Background: an optimization exercise with open tools, aiming at small area. Do not read the settings as production practice.
The RTL of this run was laid out without a check of its function.
No activity file was given, so power comes from the tool's default toggle rates.

floorplan.png
The bar under the picture is 100 um long. Pins as bars on the die edge.
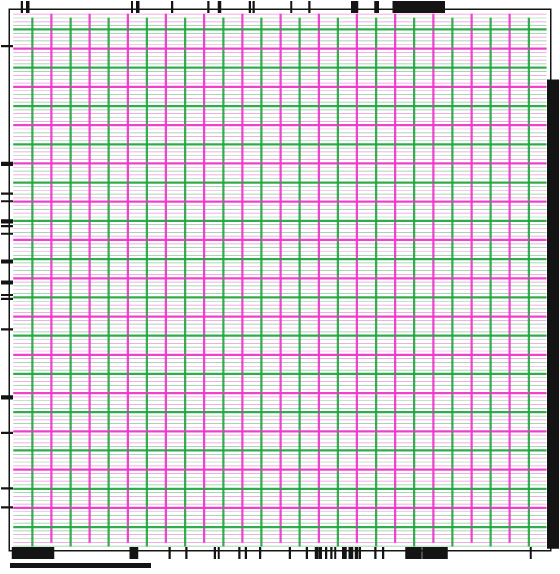
class_map.png
The bar under the picture is 100 um long.
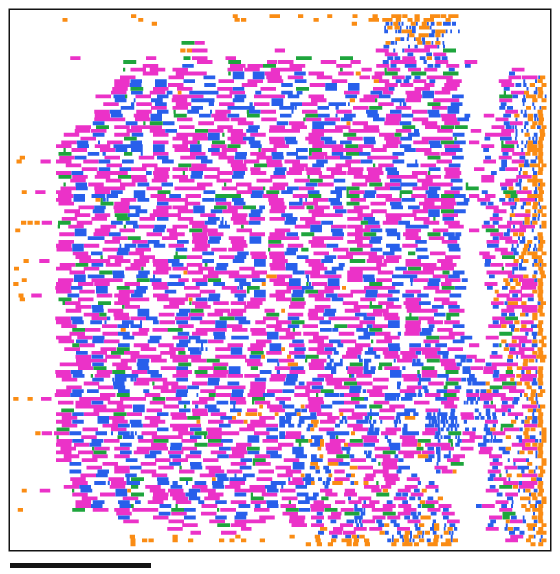
clock_wires.png
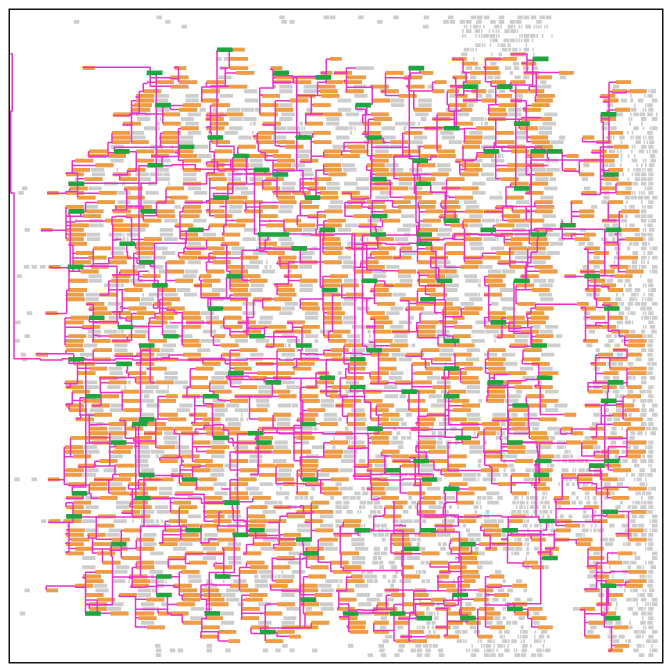
layers.png
The bar under the picture is 100 um long.
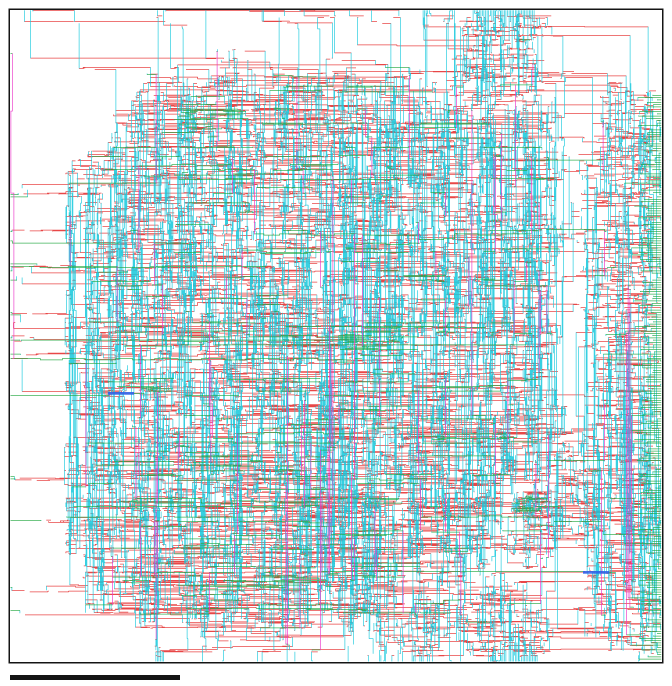
routed.png
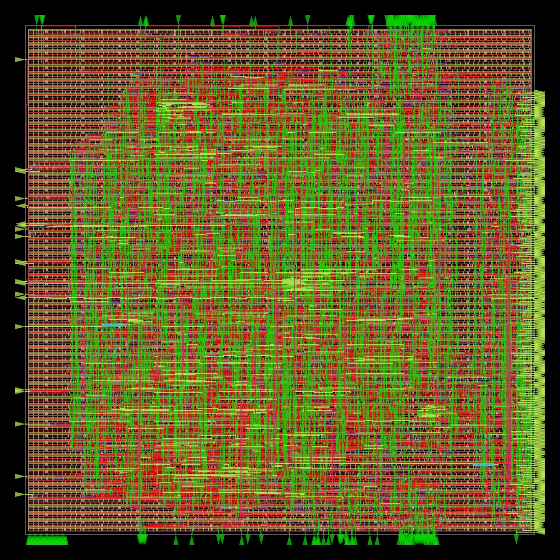
`design.v`:
```
module msix_table_ram
(
    input             clock0,
    input             wren_a,
    input      [4:0]  address_a,
    input      [31:0] data_a,
    output reg [31:0] q_a,
    input      [4:0]  address_b,
    output reg [31:0] q_b
);
reg    [31:0]         mem [0:31];
reg    [4:0]          address_a_reg;
reg    [4:0]          address_b_reg;
reg    [31:0]         data_a_reg;
reg                   wren_a_reg;
always @(posedge clock0)
begin
   address_a_reg <= address_a;
   address_b_reg <= address_b;
   data_a_reg    <= data_a;
   wren_a_reg    <= wren_a;
   if(wren_a_reg)
     mem[address_a_reg] <= data_a_reg;
   q_a <= wren_a_reg ? data_a_reg : mem[address_a_reg];
   q_b <= mem[address_b_reg];
end
endmodule
module msix_struct
(
    input             Clk_i,              
    input             Rstn_i,          
    input             MsixStructSChipSelect_i,    
    input   [13:0]    MsixStructSAddress_i,        
    input   [3:0]     MsixStructSByteEnable_i,    
    input             MsixStructSRead_i,          
    output  [31:0]    MsixStructSReadData_o,      
    input             MsixStructSWrite_i,         
    input   [31:0]    MsixStructSWriteData_i,     
    output            MsixStructSWaitRequest_o,  
    input   [4:0]     TableReadAddress_i,
    output  [31:0]    TableReadData_o,
    input   [3:0]     SetPba_i,
    input   [3:0]     ClearPba_i,
    output  [3:0]     PbaData_o
);
localparam MSIX_STRUCT_IDLE      = 6'h00;
localparam MSIX_STRUCT_PIPE      = 6'h03;
localparam MSIX_STRUCT_READ      = 6'h05;
localparam MSIX_STRUCT_READ_WAIT = 6'h09;
localparam MSIX_STRUCT_READ_ACK  = 6'h11;
localparam MSIX_STRUCT_WRITE_ACK = 6'h21;
wire   [4:0]          avalon_ram_addr;         
reg    [13:0]         msix_address_reg;
reg    [5:0]          msix_struct_state;
reg    [5:0]          msix_struct_nxtstate;
wire                  msix_read_data_valid;
wire                  msix_read;
wire                  msix_read_ack;
wire                  msix_write_ack;
wire                  msix_ack;
wire                  msix_table_hit;
wire                  msix_pba_hit;
reg                   msix_table_read_reg2;
reg                   msix_table_read_reg1;
wire   [31:0]         msix_read_data;
wire   [31:0]         avalon_table_q;
reg    [3:0]          pba_reg;
wire                  ram_write;
wire                  msix_table_rd_valid;
wire                  msix_pba_rd_valid;
always @(posedge Clk_i or negedge Rstn_i)
begin
   if(~Rstn_i)
     msix_address_reg <= 14'h0;
   else if((MsixStructSRead_i | MsixStructSWrite_i) & MsixStructSChipSelect_i)
     msix_address_reg <= MsixStructSAddress_i;
end
assign avalon_ram_addr = msix_address_reg[6:2]; 
always @(posedge Clk_i or negedge Rstn_i)
begin
  if(~Rstn_i)
     msix_struct_state <= MSIX_STRUCT_IDLE;
  else
     msix_struct_state <= msix_struct_nxtstate;
end
always @*
begin
   case (msix_struct_state)
      MSIX_STRUCT_IDLE :
        if(MsixStructSChipSelect_i & (MsixStructSRead_i | MsixStructSWrite_i))
          msix_struct_nxtstate <= MSIX_STRUCT_PIPE;
        else
          msix_struct_nxtstate <= MSIX_STRUCT_IDLE;
      MSIX_STRUCT_PIPE :
         if(MsixStructSRead_i)
            msix_struct_nxtstate <= MSIX_STRUCT_READ;
         else if(MsixStructSWrite_i)
            msix_struct_nxtstate <= MSIX_STRUCT_WRITE_ACK;
         else
            msix_struct_nxtstate <= MSIX_STRUCT_IDLE;
      MSIX_STRUCT_READ, MSIX_STRUCT_READ_WAIT :
         if(msix_read_data_valid)
            msix_struct_nxtstate <= MSIX_STRUCT_READ_ACK;
         else 
            msix_struct_nxtstate <= MSIX_STRUCT_READ_WAIT; 
      MSIX_STRUCT_READ_ACK, MSIX_STRUCT_WRITE_ACK :
          msix_struct_nxtstate <= MSIX_STRUCT_IDLE;
      default:
          msix_struct_nxtstate <= MSIX_STRUCT_IDLE;
   endcase
end
assign msix_read = msix_struct_state[2];
assign msix_read_ack = msix_struct_state[4];
assign msix_write_ack = msix_struct_state[5];
assign msix_ack = msix_read_ack | msix_write_ack;
assign msix_table_hit = ~msix_address_reg[13];  
assign msix_pba_hit   =  msix_address_reg[13];  
assign msix_table_rd_valid = msix_table_read_reg2;   
assign msix_pba_rd_valid   = 1'b1;                   
assign msix_read_data_valid = msix_table_hit? msix_table_rd_valid : msix_pba_rd_valid;
assign msix_read_data       = msix_table_hit? avalon_table_q : pba_reg;
always @(posedge Clk_i or negedge Rstn_i)
begin
   if(~Rstn_i)
     begin
      msix_table_read_reg1 <= 1'b0;
      msix_table_read_reg2 <= 1'b0;
     end
   else
     begin
       msix_table_read_reg1 <= msix_read;
       msix_table_read_reg2 <= msix_table_read_reg1;
     end
end
assign MsixStructSWaitRequest_o = ~msix_ack;
assign MsixStructSReadData_o    = (msix_ack)? msix_read_data : 32'h0; 
assign ram_write = msix_write_ack & msix_table_hit;
msix_table_ram   msix_table_ram_component (
        .clock0 (Clk_i),
        .wren_a (ram_write),
        .address_a (avalon_ram_addr),
        .data_a (MsixStructSWriteData_i),
        .q_a (avalon_table_q),
        .address_b (TableReadAddress_i),
        .q_b (TableReadData_o));
generate
  genvar i;
  for(i=0; i< 4; i=i+1)
    begin: PBA_registers
      always @(posedge Clk_i or negedge Rstn_i)
        begin
             if(~Rstn_i)
               pba_reg[i] <= 1'b0;
             else if(SetPba_i[i])
               pba_reg[i] <= 1'b1;
             else if(ClearPba_i[i])
                pba_reg[i] <= 1'b0;
          end
    end
endgenerate
  assign PbaData_o = pba_reg;
endmodule
module msix_trans_gen 
(
    input                                   Clk_i,
    input                                   Rstn_i,
    output                                  MsixMWrite_o,
    output     [63:0]                       MsixMAddress_o,
    output     [31:0]                       MsixMWriteData_o,
    output     [3:0]                        MsixMByteEnable_o,
    input                                   MsixMWaitRequest_i,
    output    [4:0]                         TableReadAddress_o,    
    input     [31:0]                        TableReadData_i,       
    output    [3:0]                         ClearPba_o,    
    output    [3:0]                         SetPba_o,
    input     [3:0]                         PbaData_i,
    input     [3:0]                         Irq_i,   
    input     [81:0]                        MsiIntfc_i,
    input     [15:0]                        MsixIntfc_i,
    output                                  IntxReq_o
);
localparam            MSIX_IDLE           = 6'h00;
localparam            MSIX_PIPE           = 6'h03;
localparam            MSIX_READ_TABLE     = 6'h05;  
localparam            MSIX_CHECK_MASK     = 6'h09;  
localparam            MSIX_MSIXWR         = 6'h11;
localparam            MSIX_MSIWR          = 6'h21;
localparam            ARB_IDLE            = 5'h00;
localparam            ARB_GRANT_0         = 5'h03; 
localparam            ARB_GRANT_1         = 5'h05;  
localparam            ARB_GRANT_2         = 5'h09;     
localparam            ARB_GRANT_3         = 5'h11;  
wire                  msix_mode;     
wire                  msi_mode;
wire                  intx_mode;
wire                  master_enable;
wire                  msix_enable;
wire                  msi_enable;       
wire                  vector_masked;
reg    [5:0]          msix_state;
reg    [5:0]          msix_nxt_state;
reg    [4:0]          arb_nxt_state;
reg    [4:0]          arb_state;
wire   [3:0]          msix_grant;
wire                  msix_sm_idle;
wire                  msix_sm_read_table;
wire                  msix_sm_pipe;
wire                  msix_sm_msiwr;
wire                  msix_sm_msixwr;
wire   [63:0]         msix_address;
wire   [31:0]         msix_data;
wire   [63:0]         msi_address;
wire   [15:0]         msi_data;
reg    [1:0]          msi_msg_num;
reg    [4:0]          addr_cntr;
reg    [2:0]          delay_cntr;
reg    [127:0]        msix_entry_reg;
wire                  irq_change;
reg    [3:0]         irq_reg;
wire   [3:0]         irq_rise;
assign msi_enable       = MsiIntfc_i[80];
assign master_enable    = MsiIntfc_i[81];  
assign msix_enable      = MsixIntfc_i[15];
assign msix_mode =  msix_enable & ~msi_enable;
assign msi_mode  =  ~msix_enable & msi_enable;
assign intx_mode =  ~msix_enable & ~msi_enable;
assign IntxReq_o = |irq_reg & intx_mode ;
always @(posedge Clk_i or negedge Rstn_i)
 begin
    if(~Rstn_i)
       irq_reg <= 4'h0;
    else
       irq_reg <= Irq_i;   
 end
assign irq_change = irq_reg != Irq_i;
always @(posedge Clk_i or negedge Rstn_i)
 begin
    if(~Rstn_i)
       msix_state <= 6'h0;
    else
       msix_state <= msix_nxt_state;   
 end
always @*
begin
    case(msix_state)
       MSIX_IDLE :
          if(|PbaData_i[3:0] & master_enable & msix_mode)
             msix_nxt_state <= MSIX_PIPE;
          else if(msi_mode & irq_change & |Irq_i)
            msix_nxt_state <= MSIX_MSIWR;
          else
             msix_nxt_state <= MSIX_IDLE;
       MSIX_PIPE :
          msix_nxt_state <= MSIX_READ_TABLE;
       MSIX_READ_TABLE :
          if(delay_cntr == 6)   
             msix_nxt_state <= MSIX_CHECK_MASK;
          else
             msix_nxt_state <= MSIX_READ_TABLE;  
       MSIX_CHECK_MASK :
          if(vector_masked)
             msix_nxt_state <= MSIX_IDLE;
          else
             msix_nxt_state <= MSIX_MSIXWR;
       MSIX_MSIXWR :
          if(~MsixMWaitRequest_i)
             msix_nxt_state <= MSIX_IDLE;
          else
             msix_nxt_state <= MSIX_MSIXWR;
       MSIX_MSIWR :
          if(~MsixMWaitRequest_i)
             msix_nxt_state <= MSIX_IDLE;
          else
             msix_nxt_state <= MSIX_MSIWR;
       default:
          msix_nxt_state <= MSIX_IDLE;
    endcase
end 
assign   msix_sm_idle          = ~msix_state[0];
assign   msix_sm_read_table    = msix_state[2];
assign   msix_sm_pipe          = msix_state[1];
assign   msix_sm_msiwr         =   msix_state[5];
assign   msix_sm_msixwr        = msix_state[4];
always @(posedge Clk_i or negedge Rstn_i)
begin
  if(~Rstn_i)
     arb_state <= 5'h0;
  else
     arb_state <= arb_nxt_state;   
end
always @*
begin
  case(arb_state)
    ARB_IDLE :
       if(PbaData_i[0] & msix_sm_idle)
          arb_nxt_state <= ARB_GRANT_0;
       else if(PbaData_i[1] & msix_sm_idle)
         arb_nxt_state <= ARB_GRANT_1;
       else if(PbaData_i[2] & msix_sm_idle)
         arb_nxt_state <= ARB_GRANT_2;
       else if(PbaData_i[3] & msix_sm_idle)
         arb_nxt_state <= ARB_GRANT_3;
       else
          arb_nxt_state <= ARB_IDLE;
    ARB_GRANT_0 :
       if(PbaData_i[1] & msix_sm_idle)
         arb_nxt_state <= ARB_GRANT_1;
       else if(PbaData_i[2] & msix_sm_idle)
         arb_nxt_state <= ARB_GRANT_2;
       else if(PbaData_i[3] & msix_sm_idle)
         arb_nxt_state <= ARB_GRANT_3;
       else if(msix_sm_idle)
          arb_nxt_state <= ARB_IDLE;
       else
          arb_nxt_state <= ARB_GRANT_0;
    ARB_GRANT_1 :
       if(PbaData_i[2] & msix_sm_idle)
         arb_nxt_state <= ARB_GRANT_2;
       else if(PbaData_i[3] & msix_sm_idle)
         arb_nxt_state <= ARB_GRANT_3;
       else if(msix_sm_idle)
          arb_nxt_state <= ARB_IDLE;
       else
          arb_nxt_state <= ARB_GRANT_1;         
    ARB_GRANT_2 :
       if(PbaData_i[3] & msix_sm_idle)
         arb_nxt_state <= ARB_GRANT_3;
       else if(PbaData_i[1] & msix_sm_idle)
         arb_nxt_state <= ARB_GRANT_1;
       else if(msix_sm_idle)
          arb_nxt_state <= ARB_IDLE;
       else
          arb_nxt_state <= ARB_GRANT_2;         
    ARB_GRANT_3 :
       if(PbaData_i[1] & msix_sm_idle)
         arb_nxt_state <= ARB_GRANT_1;
       else if(PbaData_i[2] & msix_sm_idle)
         arb_nxt_state <= ARB_GRANT_2;
       else if(msix_sm_idle)
          arb_nxt_state <= ARB_IDLE;
       else
          arb_nxt_state <= ARB_GRANT_3;         
    default:
       arb_nxt_state <= ARB_IDLE;
  endcase
end
assign msix_grant[3:0] = arb_state[4:1];
always @ (posedge Clk_i or negedge Rstn_i)
begin
  if(~Rstn_i)
    addr_cntr <= 5'h0;
  else if(msix_sm_pipe)    
    case (msix_grant)
       4'b0010 :    addr_cntr <= 5'h4;
       4'b0100 :    addr_cntr <= 5'h08;
       4'b1000 :    addr_cntr <= 5'hC;
       default :    addr_cntr <= 5'h0;
    endcase
  else if(msix_sm_read_table)
    addr_cntr <= addr_cntr + 1;
end
always @ (posedge Clk_i or negedge Rstn_i)
begin
  if(~Rstn_i)
     delay_cntr <= 3'h0;
  else if(msix_sm_idle)   
     delay_cntr <= 3'h0;
  else if(msix_sm_read_table)
     delay_cntr <= delay_cntr + 1;
end
generate
  genvar i;
  for(i=0; i< 4; i=i+1)
  begin : TABLE_ENTRY
    always@ (posedge Clk_i or negedge Rstn_i)
    begin
       if(~Rstn_i)
          msix_entry_reg[((i+1)*32)-1:i*32] <= 32'h0;
       else if(delay_cntr == (i + 2))   
          msix_entry_reg[((i+1)*32)-1:i*32] <= TableReadData_i;
    end
  end
endgenerate
assign vector_masked = msix_entry_reg[96];
assign irq_rise[0]              = ~irq_reg[0] & Irq_i[0];
assign ClearPba_o[0]            = (msix_sm_msixwr & ~MsixMWaitRequest_i & msix_grant[0]);
assign SetPba_o[0]              = irq_rise[0] & msix_mode;
assign irq_rise[1]              = ~irq_reg[1] & Irq_i[1];
assign ClearPba_o[1]            = (msix_sm_msixwr & ~MsixMWaitRequest_i & msix_grant[1]);
assign SetPba_o[1]              = irq_rise[1] & msix_mode;
assign irq_rise[2]              = ~irq_reg[2] & Irq_i[2];
assign ClearPba_o[2]            = (msix_sm_msixwr & ~MsixMWaitRequest_i & msix_grant[2]);
assign SetPba_o[2]              = irq_rise[2] & msix_mode;
assign irq_rise[3]              = ~irq_reg[3] & Irq_i[3];
assign ClearPba_o[3]            = (msix_sm_msixwr & ~MsixMWaitRequest_i & msix_grant[3]);
assign SetPba_o[3]              = irq_rise[3] & msix_mode;
always @*   
begin
   case(Irq_i)
     4'b0010 : msi_msg_num <= 2'b01;      
     4'b0100 : msi_msg_num <= 2'b10;
     4'b1000 : msi_msg_num <= 2'b11;   
     default :   msi_msg_num <= 2'b00;
   endcase
end
assign TableReadAddress_o = addr_cntr[4:0];
assign msix_address      = msix_entry_reg[63:0];
assign msi_address      = MsiIntfc_i[63:0];        
assign msix_data         = msix_entry_reg[95:64];
assign msi_data          = MsiIntfc_i[79:64];
assign MsixMWrite_o      = (msix_sm_msixwr | msix_sm_msiwr);
assign MsixMAddress_o    = msix_mode? msix_address : msi_address;
assign MsixMWriteData_o  = msix_mode? msix_data : {16'b0, msi_data};
assign MsixMByteEnable_o = (msix_sm_msixwr | msix_sm_msiwr)? 4'b1111 : 4'b0000;
endmodule
module irq_bridge
(
    clk,
    read,
    rst_n,
    readdata,
    irq_i
);
  input            clk;
  input            read;
  input            rst_n;
  output reg [31:0] readdata;
  input     [31:0]  irq_i;
  always @(posedge clk) begin
    if (read) begin
      readdata <= irq_i;
    end
  end
endmodule
module irq_ena
(
   input         clk,
   input         resetn,
   input  [31:0] irq,
   input  [31:0] slave_writedata,
   input  	     slave_read,
   input         slave_write,
   input  [3:0]  slave_byteenable,
   output [31:0] slave_readdata,
   output        slave_waitrequest,
   output [31:0] irq_out
);
reg [31:0] ena_state;
always@(posedge clk or negedge resetn)
  if (!resetn)
    ena_state <= 32'hF;
  else if (slave_write)
    ena_state <= slave_writedata;
assign irq_out = irq & ena_state;
assign slave_waitrequest = 1'b0;
assign slave_readdata = ena_state;
endmodule
module pcie_irq 
(
   input            Clk_i,              
   input            Rstn_i,          
   input            MsixStructSChipSelect_i,    
   input   [13:0]   MsixStructSAddress_i,        
   input   [3:0]    MsixStructSByteEnable_i,    
   input            MsixStructSRead_i,          
   output  [31:0]   MsixStructSReadData_o,      
   input            MsixStructSWrite_i,         
   input   [31:0]   MsixStructSWriteData_i,     
   output           MsixStructSWaitRequest_o,  
   output           MsixMWrite_o,
   output  [63:0]   MsixMAddress_o,
   output  [31:0]   MsixMWriteData_o,
   output  [3:0]    MsixMByteEnable_o,
   input            MsixMWaitRequest_i,      
   input   [31:0]   Irq_i,                           
   input   [81:0]   MsiIntfc_i,
   input   [15:0]   MsixIntfc_i,
   output           IntxReq_o,
   input            IrqRead_i,          
   output  [31:0]   IrqReadData_o,
  input    [31:0]   MaskWritedata_i,
  input             MaskRead_i,
  input             MaskWrite_i,
  input    [3:0]    MaskByteenable_i,
  output   [31:0]   MaskReaddata_o,
  output            MaskWaitrequest_o
);
   wire    [31:0]   table_read_data;                              
   wire    [3:0]    pba_clear;                          
   wire    [3:0]    pba_set;                         
   wire    [3:0]    pba_q;
   wire    [4:0]    table_read_address;
   wire    [31:0]   Irq_masked;
msix_struct msix_structure
(
     .Clk_i(Clk_i),            
     .Rstn_i(Rstn_i),                                        
     .MsixStructSChipSelect_i(MsixStructSChipSelect_i),                       
     .MsixStructSAddress_i(MsixStructSAddress_i),         
     .MsixStructSByteEnable_i(MsixStructSByteEnable_i),                       
     .MsixStructSRead_i(MsixStructSRead_i),                             
     .MsixStructSReadData_o(MsixStructSReadData_o),                                  
     .MsixStructSWrite_i(MsixStructSWrite_i),                            
     .MsixStructSWriteData_i(MsixStructSWriteData_i),                           
     .MsixStructSWaitRequest_o(MsixStructSWaitRequest_o),                         
     .TableReadAddress_i(table_read_address),                            
     .TableReadData_o(table_read_data),                               
     .SetPba_i(pba_set),                                   
     .ClearPba_i(pba_clear),                               
     .PbaData_o(pba_q)   
);
msix_trans_gen irq_gen
(
     .Clk_i(Clk_i),
     .Rstn_i(Rstn_i),
     .MsixMWrite_o(MsixMWrite_o),
     .MsixMAddress_o(MsixMAddress_o),
     .MsixMWriteData_o(MsixMWriteData_o),
     .MsixMByteEnable_o(MsixMByteEnable_o),
     .MsixMWaitRequest_i(MsixMWaitRequest_i),
     .TableReadAddress_o(table_read_address),    
     .TableReadData_i(table_read_data),       
     .SetPba_o(pba_set),    
     .ClearPba_o(pba_clear),
     .PbaData_i(pba_q),
     .Irq_i(Irq_masked[3:0]),   
     .MsiIntfc_i(MsiIntfc_i),
     .MsixIntfc_i(MsixIntfc_i),
     .IntxReq_o(IntxReq_o)
);               
irq_bridge irq_ports
(
    .clk(Clk_i),
    .read(IrqRead_i),
    .rst_n(Rstn_i),
    .readdata(IrqReadData_o),
    .irq_i(Irq_masked)
);
irq_ena irq_enable_mask
(
    .clk(Clk_i),
    .resetn(Rstn_i),
    .irq(Irq_i),
    .slave_writedata(MaskWritedata_i),
    .slave_read(MaskRead_i),
    .slave_write(MaskWrite_i),
    .slave_byteenable(MaskByteenable_i),
    .slave_readdata(MaskReaddata_o),
    .slave_waitrequest(MaskWaitrequest_o),
    .irq_out(Irq_masked)
);
endmodule              
```
`run.sh`:
```
#!/bin/bash
# synth_recipe.tcl (not shown) runs the flow's synth.tcl, then flattens the netlist and writes it again
# the make line also repeats each setting of config.mk as NAME=value (left out here)
make -C /OpenROAD-flow-scripts/flow DESIGN_CONFIG=/design/flow/config.mk WORK_HOME=/design/flow/orfs CLKGATE_MAP_FILE= SYNTH_SCRIPT=/design/flow/synth_recipe.tcl finish
```
`config.mk`:
```
export PLATFORM = sky130hd
export DESIGN_NAME = pcie_irq
export DESIGN_NICKNAME = pcie_irq
export VERILOG_FILES = /design/flow/design.v
export SDC_FILE = /design/flow/constraint.sdc
export NUM_CORES = 4
export LEC_CHECK = 0
export CAP_MARGIN = 20
export CORE_MARGIN = 2
export CORE_UTILIZATION = 40
export SLEW_MARGIN = 20
```
`constraint.sdc`:
```
create_clock -name core_clock -period 10.0 [get_ports {Clk_i}]
set_input_delay 2.0000 -clock core_clock [delete_from_list [all_inputs] [get_ports {Clk_i}]]
set_output_delay 2.0000 -clock core_clock [all_outputs]
set_load 0.01 [all_outputs]
```
==> impl_results.rst <==
.. list-table::
   :header-rows: 1

   * - Metric
     - Value
   * - FF+latch count, synth
     - roughly 1.3k
   * - Area growth from synthesis to final layout
     - 18.7%
   * - Startpoint-to-endpoint class of the critical path
     - flop to primary output
   * - Top_reg_cell synth
     - sky130_fd_sc_hd__edfxtp_1
   * - HPWL after detailed placement
     - 91.7 mm
   * - Biggest area contributors in the synthesized netlist
     - sky130_fd_sc_hd__edfxtp_1 (55%), sky130_fd_sc_hd__mux4_2 (24%), sky130_fd_sc_hd__dfrtp_1 (7.2%), sky130_fd_sc_hd__mux2_2 (3.3%), sky130_fd_sc_hd__dfxtp_1 (2.8%)
   * - Number of flops mapped to enable cells by yosys
     - 1056
   * - Worst slack on hold paths
     - between 0.3 and 0.4 ns
   * - Run status
     - no timing/DRC/antenna violations
   * - Dpl cell area
     - 63900 um2
   * - Starting density of the core
     - 40.3%
   * - Ratio of final minimum period to clock period
     - 68.4%
   * - Relative slew margins
     - around a quarter
   * - Maximum number of pins on one net before global-route repair
     - 129
   * - Count of max-cap constraint violations
     - 0
   * - Critical path peak fanout
     - 57
   * - H-tree depth
     - 4
   * - Worst Setup Slack post-DPL
     - 3.27 ns
   * - Global-route wire length before repair
     - 234 mm
   * - Number of antenna violations at the first check in global routing
     - 8
   * - Layout cells sized above 1
     - between 30% and 40%
   * - Hold Path Stages
     - 0
   * - Worst setup path endpoint
     - MsixStructSReadData_o[2]
   * - Critical Path Source Type
     - flop
   * - Post-synthesis async set-or-reset flop share
     - 13.0%
   * - Arrival time reported for the critical path endpoint
     - 4.84 ns
   * - TritonCTS buffer count
     - 143
   * - Setup fix buffers added after clock tree synthesis
     - 0
   * - Residual DRC
     - 0
   * - Final setup violating endpoints
     - 0
   * - Reg-to-reg slack, setup
     - 5.89 ns
   * - Post-synthesis cell area
     - 57700 um2
   * - Total gr overflow
     - 0
   * - Die Area
     - 147000 um2
   * - Power after layout
     - 14.2 mW
   * - Yosys cell types
     - 52
   * - Number of gates resized after CTS
     - 0
   * - Worst-path clk slew
     - 0.06 ns
   * - Final net count
     - 3572
   * - Time the final worst path needs with I/O delays and setup
     - roughly 6.8 ns
   * - Endpoint type of the worst setup path
     - primary output
   * - P per Cell Area
     - approximately 210 nW/um2
   * - Hold buffer count at cts
     - 0
   * - Final Hold Viols
     - 0
   * - Sequential area share after synthesis
     - between 60 and 70%
   * - CTS tree
     - built
   * - Worst r2r path cells
     - 5
   * - Number of sinks on the clock net
     - 1306
   * - Violation count after the first detailed-routing iteration
     - between 2k and 3k
   * - I/O pin cnt
     - 425
   * - Detailed-route wire length per cell
     - 30.8 um
   * - Syn Nets
     - 3178
   * - Buffer depth of the longest clock path
     - 3
   * - Number of flip-flops in the largest register
     - 1024
   * - FF-to-FF End
     - msix_structure.msix_table_ram_component.q_b[24]$_DFF_P_
   * - Warnings from Yosys
     - 5
   * - Type of the tightest min-delay check
     - flop to flop
   * - Finished Layout Cells
     - 5361
   * - Root buffer cell
     - sky130_fd_sc_hd__clkbuf_16
   * - Final Worst Setup Slack
     - 3.16 ns
Notes on floorplan.png above:
legend:
  VDD:
    color: magenta
  VSS:
    color: green
met4 straps: 27
met1 rails: 140
Peak VDD IR: 184 uV
die extent in y: 384 um
core outline area: 143000 um2
Die Span X: 384 um

Notes on class_map.png above:
legend:
  remaining buffers and delay cells:
    color: orange
    cells: 451
    share_of_their_area: 6.7%
  remaining logic cells:
    color: blue
    cells: 1435
    share_of_their_area: 29%
  clock drivers and dummy loads:
    color: green
    cells: 264
    share_of_their_area: 7.0%
  registers:
    color: magenta
    cells: 1306
    share_of_their_area: 57%
share of the final layout cell area in sequential cells: 54.9%
core utilization of the finished layout: 47.8%
fin area: 68500 um2
std cell rows: 139

Notes on clock_wires.png above:
legend:
  clock wires:
    color: magenta
    length: 16400 um
  clock-net drivers:
    color: green
    count: 143
  flip-flops:
    color: orange
    count: 1306
flops lie: all over the die
largest clock skew in the final design: 0.0221 ns
clock network fraction of design power: 36.3%
clock latency of the later-clocked register in the worst-skew pair: 0.76 ns

Notes on layers.png above:
legend:
  M5:
    color: blue
    wire_length: 27.6 um
  M1:
    color: red
    wire_length: 65.6 mm
  M2:
    color: cyan
    wire_length: 83.0 mm
  M4:
    color: magenta
    wire_length: 4990 um
  M3:
    color: green
    wire_length: 11200 um
total routing usage reported by global routing: 22.4%
drt total wl: 165 mm

Notes on routed.png above:
top layer reached by signal wires: met5
total via count after detailed routing: 31.1k

==> per-layer routing <==
metal | GRT usage (%) | share of wire [%] | wire (um) | vias up
met2 | 38.0 | 50 | 83000 | 1251
met3 | 3.65 | 6.8 | 11200 | 254
met1 | 29.5 | 40 | 65600 | 16696
met4 | 7.43 | 3.0 | 4990 | 4
met5 | 0 | 0.016 | 27 | -
li1 | - | - | - | 12942
==> cells by family after synthesis <==
family / after synthesis / share of synthesized area (%)
and+or+nand+nor: 434 / 3.36
AOI/OAI and AO/OA: 95 / 1.13
adders and majority gates: 10 / 0.217
muxes: 818 / 27.9
other: 1 / 0.00650
xor gates and xnor gates: 8 / 0.121
buffers and inverters: 271 / 2.11
DFF: 1306 / 65.1
==> power by group <==
group,total (mW),switching [mW],internal (mW)
Sequential,6.44,0.380,6.06
Combinational,2.61,1.16,1.46
Clock,5.16,2.12,3.04
==> worst max-delay path, cell delays in order (launching register included) <==
cell and delay (ns):
sky130_fd_sc_hd__dfxtp_4 0.91, sky130_fd_sc_hd__buf_4 0.84, sky130_fd_sc_hd__nor2b_1 0.45, sky130_fd_sc_hd__a21oi_1 0.24, sky130_fd_sc_hd__a221oi_1 0.12, sky130_fd_sc_hd__o41ai_1 0.79
sky130_fd_sc_hd__clkdlybuf4s50_1 0.69
==> how the worst min path moves through the flow <==
stage	from	end
2_1_floorplan	msix_structure.msix_table_read_reg1$_DFF_PN0_	msix_structure.msix_table_read_reg2$_DFF_PN0_
3_3_place_gp	msix_structure.msix_table_read_reg1$_DFF_PN0_	msix_structure.msix_table_read_reg2$_DFF_PN0_
3_5_place_dp	msix_structure.msix_table_read_reg1$_DFF_PN0_	msix_structure.msix_table_read_reg2$_DFF_PN0_
4_1_cts	msix_structure.msix_table_read_reg1$_DFF_PN0_	msix_structure.msix_table_read_reg2$_DFF_PN0_
5_1_grt	msix_structure.msix_table_read_reg1$_DFF_PN0_	msix_structure.msix_table_read_reg2$_DFF_PN0_
6_report	msix_structure.msix_table_read_reg1$_DFF_PN0_	msix_structure.msix_table_read_reg2$_DFF_PN0_
==> layout make-up <==
type	instances	area, um2
clock buffers	222	4310
flip-flops and latches	1306	37600
diodes	2	5.00
multi-input cells	1366	19200
well taps	1903	2380
clock inverters	42	289
inverters	69	259
repair buffers	451	4440
fillers	11932	74800

-- separate check: timing with driven ports --
The results above use ideal ports. As a check the final layout listed here was re-extracted and re-timed, cells and wires unchanged. Step 1 assumes that a clkbuf_16 drives the clock port and a buf_2 every other input. Step 2 moves the port delays by t, midway between the first and last clock arrival at a register: inputs arrive t later, outputs are due t later. That takes back most of the time a late clock gives input paths. Slacks: ideal ports / drivers / drivers and shift; pairs: ideal ports / drivers.
t, ns: 0.825
slack for setup (ns): 3.160 / 3.083 / 3.312
cell pins on the clock port's net: 1
After both steps setup and hold are still met in this run. The setup slack of this run moves by -0.077 ns with the drivers and by +0.152 ns with both steps.
